What follows belongs to an exercise in optimizing a design on an open flow for small area, a short achievable clock period and few clock cycles; a production flow would make more cautious choices. Only simulation tests tie the RTL to the original design; equivalence was not proved. The series may have gaps, and a smaller design here may also do less where the tests do not look.

==> flow/design.v, too long to show whole: its modules and the start of the top module <==
// module qadd: 44 lines
// module mfa: 4 lines
// module mha: 4 lines
// module mbsel: 3 lines
// module mxor: 3 lines
// module sqcs: 388 lines
// module mulcs: 1542 lines
// module xnew: 194 lines
// module ynew: 50 lines
// module escape: 100 lines
// module escape_time_mdbrot: 218 lines
module escape_time_mdbrot(input logic clk, input logic rst, input logic start,
                          input logic [12:0] max_iter, input logic [31:0] xmin, input logic [31:0] xmax, input logic [31:0] ymin, input logic [31:0] ymax, input logic [31:0] Xscale, input logic [31:0] Yscale,
                          output logic [7:0] vga_x, output logic [6:0] vga_y, output logic [2:0] vga_colour, output logic vga_plot,
                          output logic ready);
  // ...
==> flow/flow/run.sh <==
#!/bin/bash
# The standard layout, with the port buffers that buffer_ports inserts made
# plain buf_2 cells instead of the library's default pick (a delay buffer).
set -euo pipefail
export BUFFER_PORTS_ARGS="-buffer_cell sky130_fd_sc_hd__buf_2"
bash standard.sh > standard.log 2>&1
==> flow/standard.sh <==
#!/bin/bash
# synth_recipe.tcl (not shown) runs the flow's synth.tcl, then flattens the netlist and writes it again
# the make line also repeats each setting of config.mk as NAME=value (left out here)
make -C /OpenROAD-flow-scripts/flow DESIGN_CONFIG=/design/flow/config.mk WORK_HOME=/design/flow/orfs CLKGATE_MAP_FILE= SYNTH_SCRIPT=/design/flow/synth_recipe.tcl "${@:-finish}"
==> flow/config.mk <==
export PLATFORM = sky130hd
export DESIGN_NAME = escape_time_mdbrot
export DESIGN_NICKNAME = escape_time_mdbrot
export VERILOG_FILES = /design/flow/design.v
export SDC_FILE = /design/flow/constraint.sdc
export NUM_CORES = 4
export LEC_CHECK = 0
export CAP_MARGIN = 20
export CORE_MARGIN = 2
export CORE_UTILIZATION = 65
export CTS_CLUSTER_DIAMETER = 100
export CTS_CLUSTER_SIZE = 22
export PLACE_DENSITY = 0.75
export SLEW_MARGIN = 20
export SYNTH_HIERARCHICAL = 1
==> flow/constraint.sdc <==
create_clock -name core_clock -period 20.0 [get_ports {clk}]
set_input_delay 4.0000 -clock core_clock [delete_from_list [all_inputs] [get_ports {clk}]]
set_output_delay 4.0000 -clock core_clock [all_outputs]
set_load 0.01 [all_outputs]
Fig. 1: run 1, floorplan with the power grid
Bar = 100 µm. Pins as bars on the die edge. Tap cells in grey.
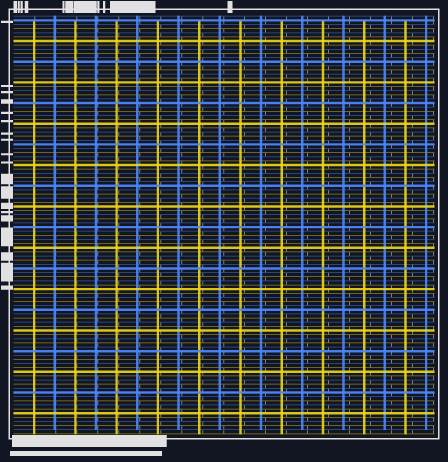
net	colour
VDD	blue
VSS	yellow
met5 straps	20
met4 straps	20
met1 rails	102
signal pins	228
rows	101
total core area: 0.07608 mm²
chip width: 281.5 µm
Die Ht: 281.5 µm

Fig. 2: run 1, placed cells, one colour a class
Bar = 100 µm. Fill, decap, tap and diode cells in grey.
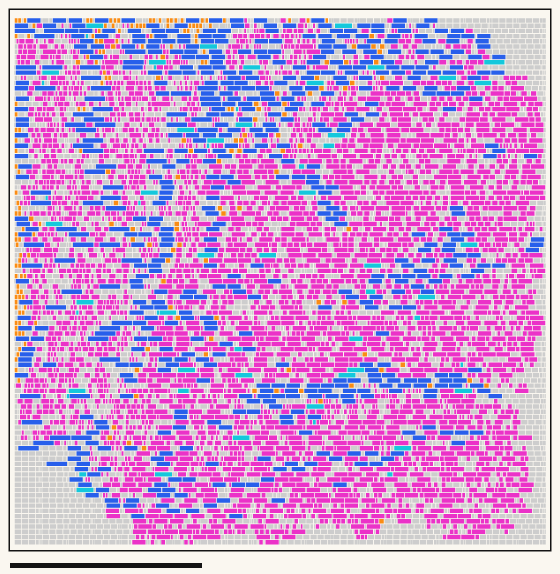
class	colour	cells	share of their area
sequential cells	blue	595	25%
remaining buffers and delay cells	orange	200	2.4%
combinational and other logic	magenta	3,799	71%
clock drivers and dummy loads	cyan	57	2.1%

Fig. 3: run 1, clock wires, drivers and flops
Bar = 100 µm.
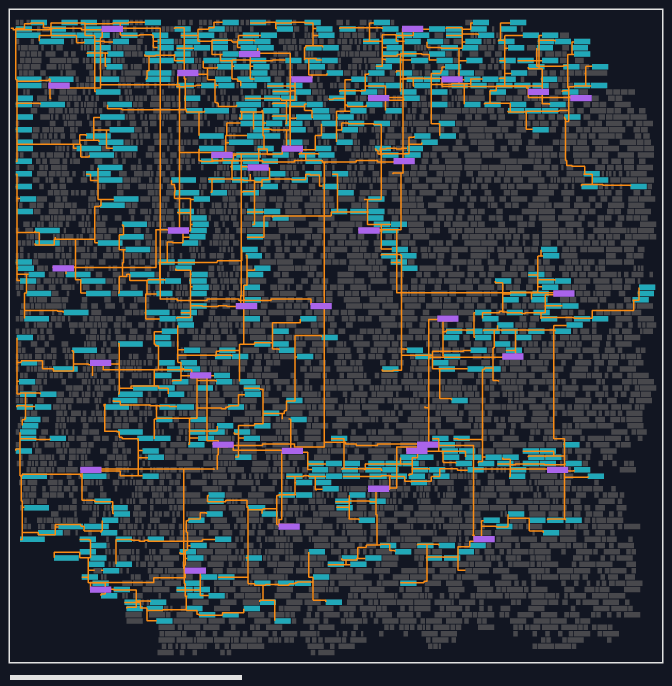
[clock drivers] purple | count: 35
[clock wires] orange | length: 7,120 µm
[flip-flops] cyan | count: 595
routed clock nets	36
post-route clock skew: 0.05123 ns

==> metrics list, run 1 <==
- Number of instances on the worst hold path: 0
- Status: finished clean
- The final layout contains 5,812 nets.
- Kind of end point of the critical path: flip-flop
- The number of hold buffers added after CTS was 0.
- The finished layout holds ~5,700 standard cells, fillers aside.
- Global route total overflow: 0
- Of all nets on the critical path, the largest fanout is 6.
- Cells resized by post-CTS repair: 0
- CTS saw ~600 sinks.
* Grt met3 use: 0.06405
* Total number of multi-input combinational cells: ~3,700
- Pin count of the biggest net entering global routing: between 60 and 70
- Number of buffers created by CTS: 35
* Count of cell instances traversed by the critical path: 14
- DRC violations left: 0
- The routed layout has 34,947 vias.
* Multi-input logic portion of the cell area: 0.6799
- The fraction of final cell area spent on non-clock buffers in this run is 0.02323.
* Worst Hold Slack: between 0.3 and 0.4 ns
- Setup repair after global routing left no endpoint under its margin.
- The slowest stage of the critical path is the a221oi_1 cell.
* Critical path cell sequence: inv_1, fa_1, fa_1, fa_1, ha_1, a21oi_1, o21ai_1, a2111oi_2, a211oi_1, nor4_1, a211oi_1, or3_1, a221oi_1, a21oi_1
- The H-tree was split into 2 levels.
* Core Rows: 101
- The number of pins with negative max-slew slack in the final report came to 0.
* First-pass GRT wire length: between 200,000 and 250,000 µm
* Initial Utilization: 0.6581
* Number of sequential cells: between 500 and 600
- Met2 routed WL: 59,520 µm
- For this run, the top clock speed supported by timing is 0.1882 GHz.
Testbench counts for the RTL of run 1, summed over its fixed seeds: cycles 2,373,874.
## Run 2: what changed since run 1
--- a/flow/design.v
+++ b/flow/design.v
@@ -2345,3 +2345,2 @@
 logic        mi0, mi1, mi2;        
-logic [12:0] mim1;                 
 logic [24:0] gcx, gcy;             
@@ -2397,3 +2396,3 @@
 assign match = ~fresh1 & (x1 == xs1) & (y1 == ys1);
-assign save = fresh1 | (rem1[1:0] == 2'd0);
+assign save = fresh1 | (rem1[1:0] == 2'd1);
 always_ff @(posedge clk) begin
@@ -2432,3 +2431,3 @@
 logic [2:0] col;
-assign col = mi_r[2:0] - rem2[2:0] - {2'b00, escd2};
+assign col = mi_r[2:0] - rem2[2:0] + {2'b00, ~escd2};
 logic [21:0] x1d, y1d;
@@ -2447,3 +2446,3 @@
      if (take) begin
-          rem1  <= mi0 ? 13'd0 : mim1;
+          rem1  <= mi0 ? 13'd1 : mi_r;
           esc1  <= 1'b0;
@@ -2459,3 +2458,3 @@
           fin1  <= big24(xn) | big24(yn);
-          last1 <= (rem2 == 13'd2);
+          last1 <= (rem2 == 13'd3);
           cx1   <= cx2;
@@ -2469,3 +2468,3 @@
      vga_y      <= py2;
-     vga_colour <= (escd2 | (fin2 & rem2 != 13'd0) | (~fin2 & esc)) ? col : 3'd0;
+     vga_colour <= (escd2 | (fin2 & rem2 != 13'd1) | (~fin2 & esc)) ? col : 3'd0;
 end
@@ -2512,3 +2511,2 @@
 end
-assign mim1 = mi_r - 13'd1;
 assign mi0 = (mi_r == 13'd0);
Fig. 4: run 2, clock wires, drivers and flops
Bar = 100 µm.
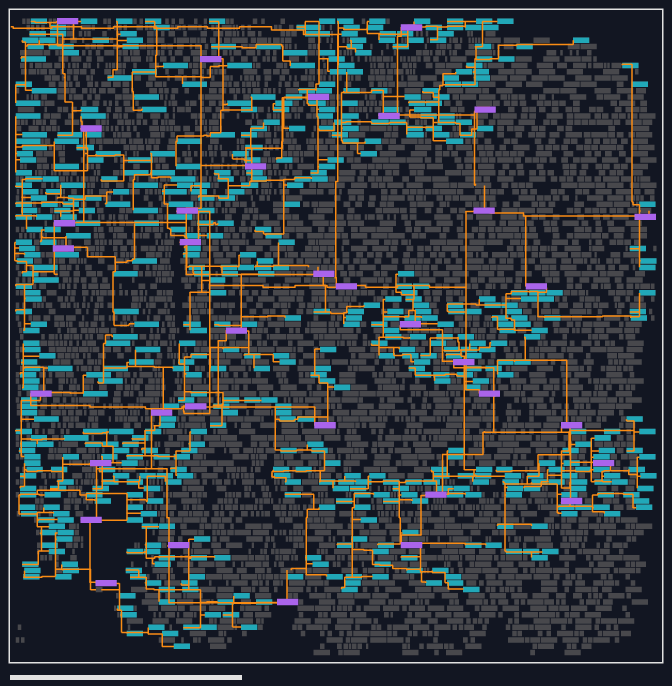
[clock drivers] purple | count: 35
[clock wires] orange | length: 7,080 µm
[flip-flops] cyan | count: 595
routed clock nets	36

Fig. 5: run 2, floorplan with the power grid
Bar = 100 µm. Pins as bars on the die edge. Tap cells in grey.
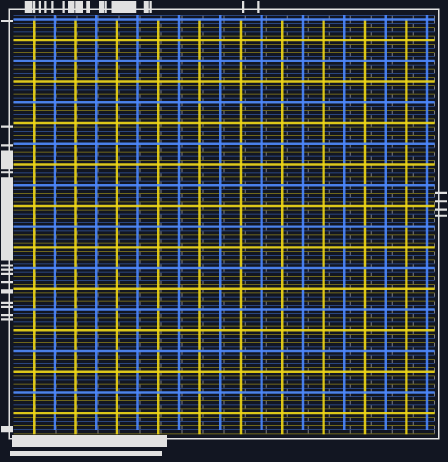
net	colour
VSS	yellow
VDD	blue
met1 rails	102
signal pins	228
met5 straps	20
rows	101

Fig. 6: run 2, metal layers overlaid
Bar = 100 µm. Two of the layers only.
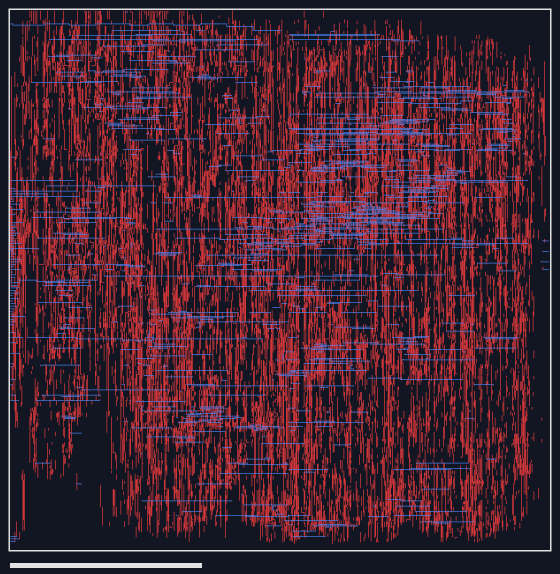
layer	colour	wire length
metal 2	red	59.4 mm
metal 3	blue	9,860 µm

Fig. 7: run 2, full-chip view from the flow's report step
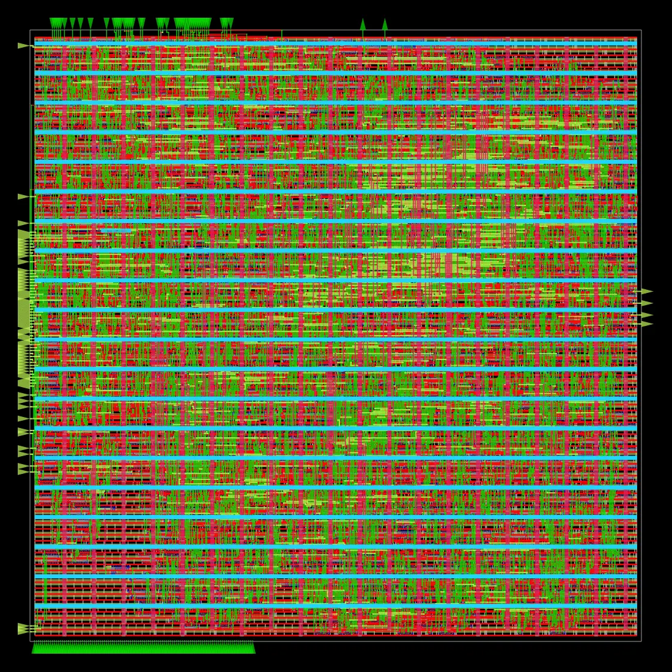
Core Rows: 101
sum of routed wire length over all layers: 125,900 µm

==> run 2 against run 1 <==
  * Still clean on timing, DRC and antenna
  * Flip-flop and latch count is the same
  * Core utilization shrank 0.34 points
  * Clock skew shrank 0.0023 ns
  * Register-to-register slack gained 0.23 ns
  * Via count shrank 0.79%
  * Non-clock buffer count shrank 9
  * Die area shrank 0.44%
  * Global-route usage shrank 0.20 points
  * Worst setup slack gained 0.19 ns
  * Count of clock-buffer cells in the layout shrank 2
  * Critical path depth shrank 13
==> metrics list, run 2 <==
- Setup slack after placement: around 15 ns
- Clock sink count: around 600
- The largest individual stage delay along the critical path comes from the cell dfxtp_1.
- Post-route insts no fill: roughly 5,600
- The worst setup path is of the reg -> out kind.
- Wire segments on met2 add up to slightly below 60,000 µm in the final route.
- The worst setup path is launched from a flip-flop.
- RSZ-0062 raised after global routing: no
- The number of antenna violations at the first check in global routing is 4.
* Number of instances on the worst hold path: 0
* Sequential portion of the cell area: 0.2436
- Count of cell instances traversed by the critical path: 1
- Max-slew violation count: 0
- Final Net Count: between 5,000 and 6,000
* Post-route clock skew: ~0.05 ns
* Total core area: roughly 0.076 mm²
* Well Taps: just over 1,000
- CTS H-tree depth: 2
- Number of buffers created by CTS: 35
* Most common cell after layout, fill and taps aside: fa_1
- Maximum fanout along the worst path: 3
* First-pass GRT wire length: around 200,000 µm
- Port buffering added 117 buffers.
- Entering global routing, the biggest net connects 78 pins.
* Final Wtd Congestion: around 0.94
* Grt met3 use: 0.04996
- The highest layer touched by signal routing is met5.
* Status: finished clean
- Of all the cell area in the finished design, non-clock buffers hold 0.02208.
- Across all layers, the routed design uses between 30,000 and 40,000 vias.
* Grt peak-use layer: met2
- Sequential cells placed in the final layout were counted as 595.
- Gates resized during post-CTS repair numbered 0.
- Global route total overflow: 0
- From bottom edge to top edge, the die measures ~280 µm.
* Via density per instance: around 6.2
- For this run, the slowest stage of the critical path takes 0.36 ns.
- Measured along the x axis, the die boundary spans 280.9 µm.
- For this run, design rule violations remaining after detail routing come to 0.
- Final worst-path cycle share: 0.2563
- Worst Hold Slack: roughly 0.31 ns
- Timing would allow up to a little under 0.2 GHz.
* Initial Utilization: 0.6562
- Total number of multi-input combinational cells: roughly 3,600
- Multi-input logic portion of the cell area: 0.6798
- Critical path cell sequence: buf_2
- Kind of end point of the critical path: output port
- After clock tree synthesis, the flow added hold-fix buffers numbering 0.
Testbench counts for the RTL of run 2, summed over its fixed seeds: cycles 2,373,874.
## Run 3: what changed since run 2
--- a/flow/design.v
+++ b/flow/design.v
@@ -2352,2 +2352,3 @@
 logic        esc1;                 
+logic        finl1;                
 logic [21:0] x1, y1;
@@ -2411,3 +2412,3 @@
      xyp2  <= xyp;
-     fin2  <= fin1 | esc1;
+     fin2  <= (fin1 & ~fresh1) | finl1 | esc1;
      escd2 <= esc1;
@@ -2445,6 +2446,7 @@
      end
+     fin1       <= big24(xn) | big24(yn);
+     esc1       <= esc & ~take;
+     finl1      <= take & (mi0 | mi1 | big25(gcx) | big25(gcy));
      if (take) begin
           rem1  <= mi0 ? 13'd1 : mi_r;
-          esc1  <= 1'b0;
-          fin1  <= mi0 | mi1 | big25(gcx) | big25(gcy);
           last1 <= mi2;
@@ -2456,4 +2458,2 @@
           rem1  <= rem2 - 13'd1;
-          esc1  <= esc;
-          fin1  <= big24(xn) | big24(yn);
           last1 <= (rem2 == 13'd3);
Fig. 8: run 3, clock wires, drivers and flops
Bar = 100 µm.
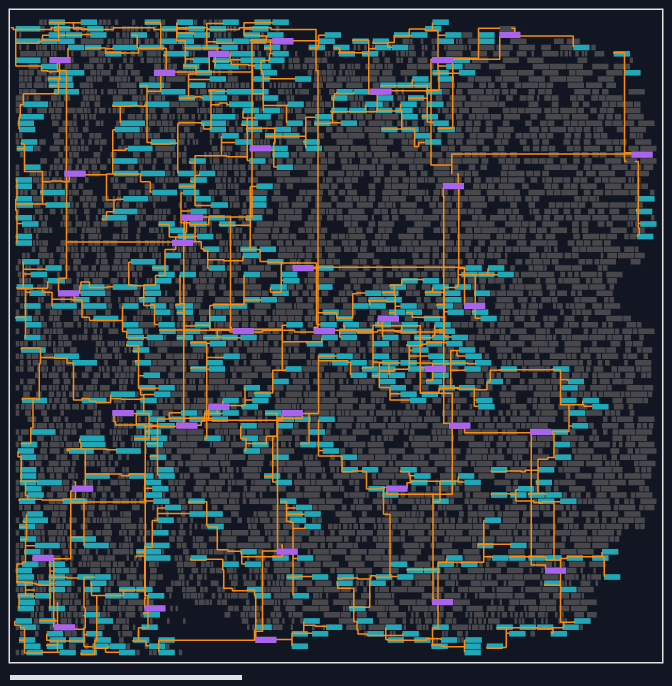
[clock drivers] purple | count: 35
[clock wires] orange | length: 7,240 µm
[flip-flops] cyan | count: 596
flops lie	spread over the die

Fig. 9: run 3, placed cells, one colour a class
Bar = 100 µm. Fill, decap, tap and diode cells in grey.
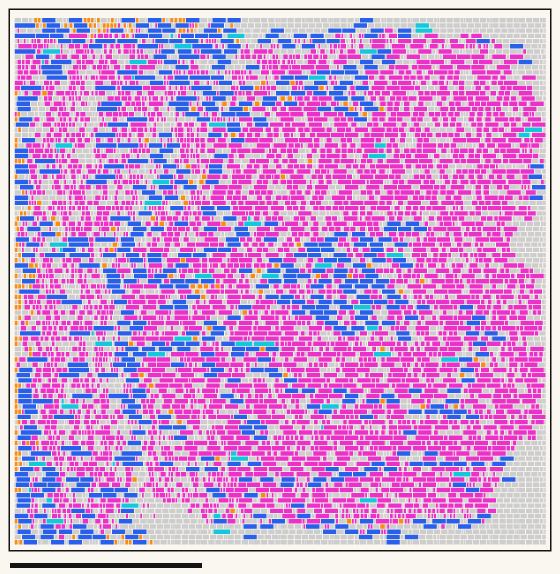
class	colour	cells	share of their area
remaining buffers and delay cells	orange	196	2.3%
clock drivers and dummy loads	cyan	55	2.1%
sequential cells	blue	596	25%
combinational and other logic	magenta	3,792	71%
final std cell area, no fill: 0.05194 mm²
sequential portion of the cell area: 0.2428
final cell utilization of the core: 0.6828

Fig. 10: run 3, full-chip view from the flow's report step
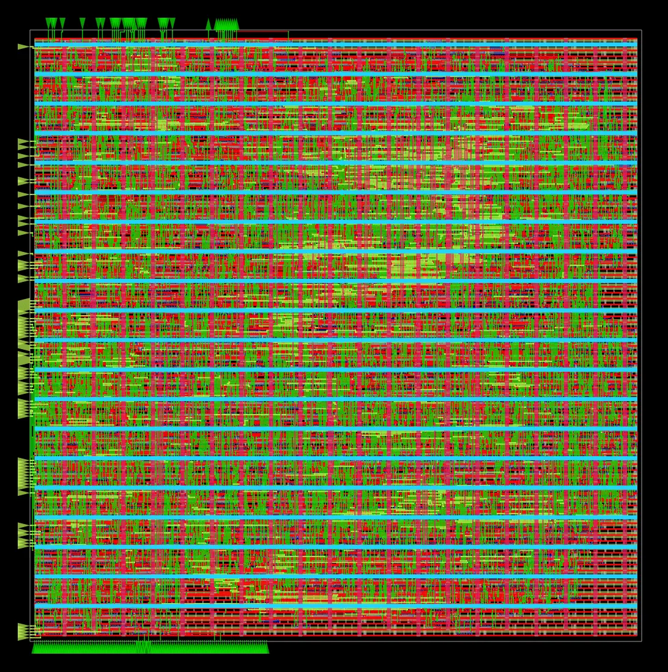
Die Area: 0.07919 mm²
chip width: 281.4 µm

Fig. 11: run 3, metal layers overlaid
Bar = 100 µm. Two of the layers only.
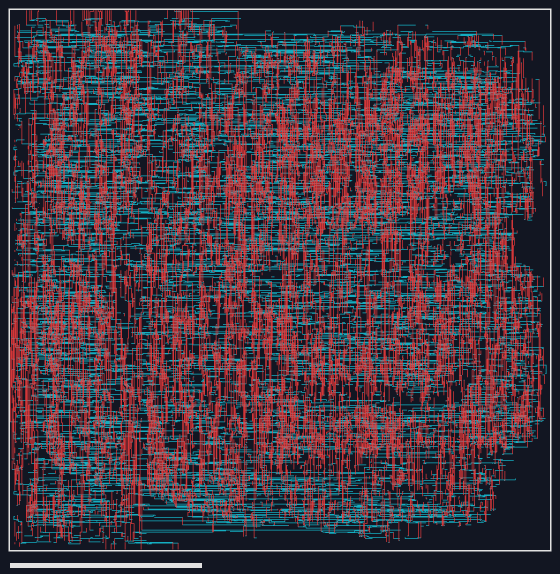
layer	colour	wire length
metal 1	cyan	51.5 mm
metal 2	red	59.9 mm

==> run 3 against run 2 <==
  * Still clean
  * Flip-flop and latch count up 1
  * Final area increased by 0.51%
  * Worst setup slack gained 0.039 ns
  * Register-to-register slack better by 0.15 ns
  * Worst hold slack better by 0.0023 ns
  * Global-route usage is 0.057 points lower
  * Count of clock-buffer cells in the layout is 2 higher
  * Non-clock buffer count increased by 5
  * Largest cell class unchanged
==> metrics list, run 3 <==
* Status: finished clean
* Number of buffers inserted for hold repair after clock tree synthesis: 0
- Clock latency reported for the late side of the worst-skew pair: between 0.6 and 0.7 ns
* Count of cell instances traversed by the critical path: 1
- Based on the critical path, the design can be clocked at up to slightly below 0.2 GHz.
- After detailed routing, the number of vias per cell comes to just over 6.
- Number of buffers created by CTS: 35
* Sum of routed wire length over all layers: roughly 130,000 µm
* Required arrival time at the worst endpoint: approximately 16 ns
- Kind of end point of the critical path: output port
- In this design, the stage delay of the slowest critical-path cell is 0.35 ns.
* Cells resized by post-CTS repair: 0
* Clock sink count: ~600
* Port Buffer Count: ~120
- Final Wtd Congestion: between 0.8 and 0.9
- Once layout is complete, the cells apart from fillers number 5,670.
- Clock-pin slew was measured on the worst setup and hold paths at ~0.090 ns.
- Max-slew violation count: 0
* Grt peak-use layer: met2
- In the global route stage, met1 resource usage came out at 0.4436.
- Pin count of the biggest net entering global routing: 74
* Number of sequential cells: 596
* Maximum fanout along the worst path: 3
- The library cell used most frequently in the layout, excluding fill and tap cells, is fa_1.
- Setup slack after placement: 15.00 ns
- The highest metal layer carrying signal wires in the routed design is met4.
- In the global route stage, met3 resource usage came out at 0.04955.
* Core Rows: 101
- Number of instances on the worst hold path: 0
- Type of the setup path with the least slack: reg -> out
* Kind of start point of the critical path: flip-flop
* Final-layout setup total negative slack: 0 ns
* Total instance count after detailed placement: between 5,000 and 6,000
- The clock tree synthesis step divided the H-tree into 2 levels.
- Well Taps: 1,030
- Worst Hold Slack: between 0.3 and 0.4 ns
* Total core area: ~0.076 mm²
- RSZ-0062 raised after global routing: no
* Non-clock buffer area fraction after layout: 0.02269
- Of the total standard cell area in the layout, the multi-input combinational portion is 0.6797.
* Critical path cell sequence: buf_2
- The number of antenna violations at the first check in global routing came to 0.
- On the critical path, the stage with the largest delay is an instance of dfxtp_1.
- Between clock sinks in the finished design, the worst skew comes to about 0.027 ns.
* Final Net Count: 5,803
- Via count: ~35,000
- For this configuration, the core starts out at a cell density of 0.6575.
* Final worst-path cycle share: 0.2544
- After global routing the overflow that remains totals 0.
Testbench counts for the RTL of run 3, summed over its fixed seeds: cycles 2,373,874.

==> what the ideal ports hide <==
In the flow no input, the clock included, has a driving cell. The finished layouts below were timed again as built, in two steps.
Step 1 sets driving cells, clkbuf_16 on the clock port and buf_2 on the other inputs (assumed; they add their load-dependent delay and slew).
Step 2 adds t to the input delays and takes it off the output delays; t is the mean of the earliest and latest rising clock arrival at the registers after step 1. Input paths then give back, and output paths get back, about the clock's delay inside the block.
a / b / c = ideal ports / drivers / drivers and shift; a / b = the first two.
| run | t (ns) | setup slack, ns | latest minus earliest clock arrival (ns) | slew at the worst register clock pin (ns) | pins driven straight from the clock port |
|---|---|---|---|---|---|
| run 1 | 0.659 | 14.686 / 14.686 / 14.686 | 0.052 / 0.052 | 0.10 / 0.10 | 1 |
| run 2 | 0.662 | 14.873 / 14.805 / 14.919 | 0.051 / 0.051 | 0.10 / 0.10 | 1 |
| run 3 | 0.661 | 14.913 / 14.845 / 14.982 | 0.032 / 0.032 | 0.10 / 0.10 | 1 |
After both steps every run listed still meets setup and hold.
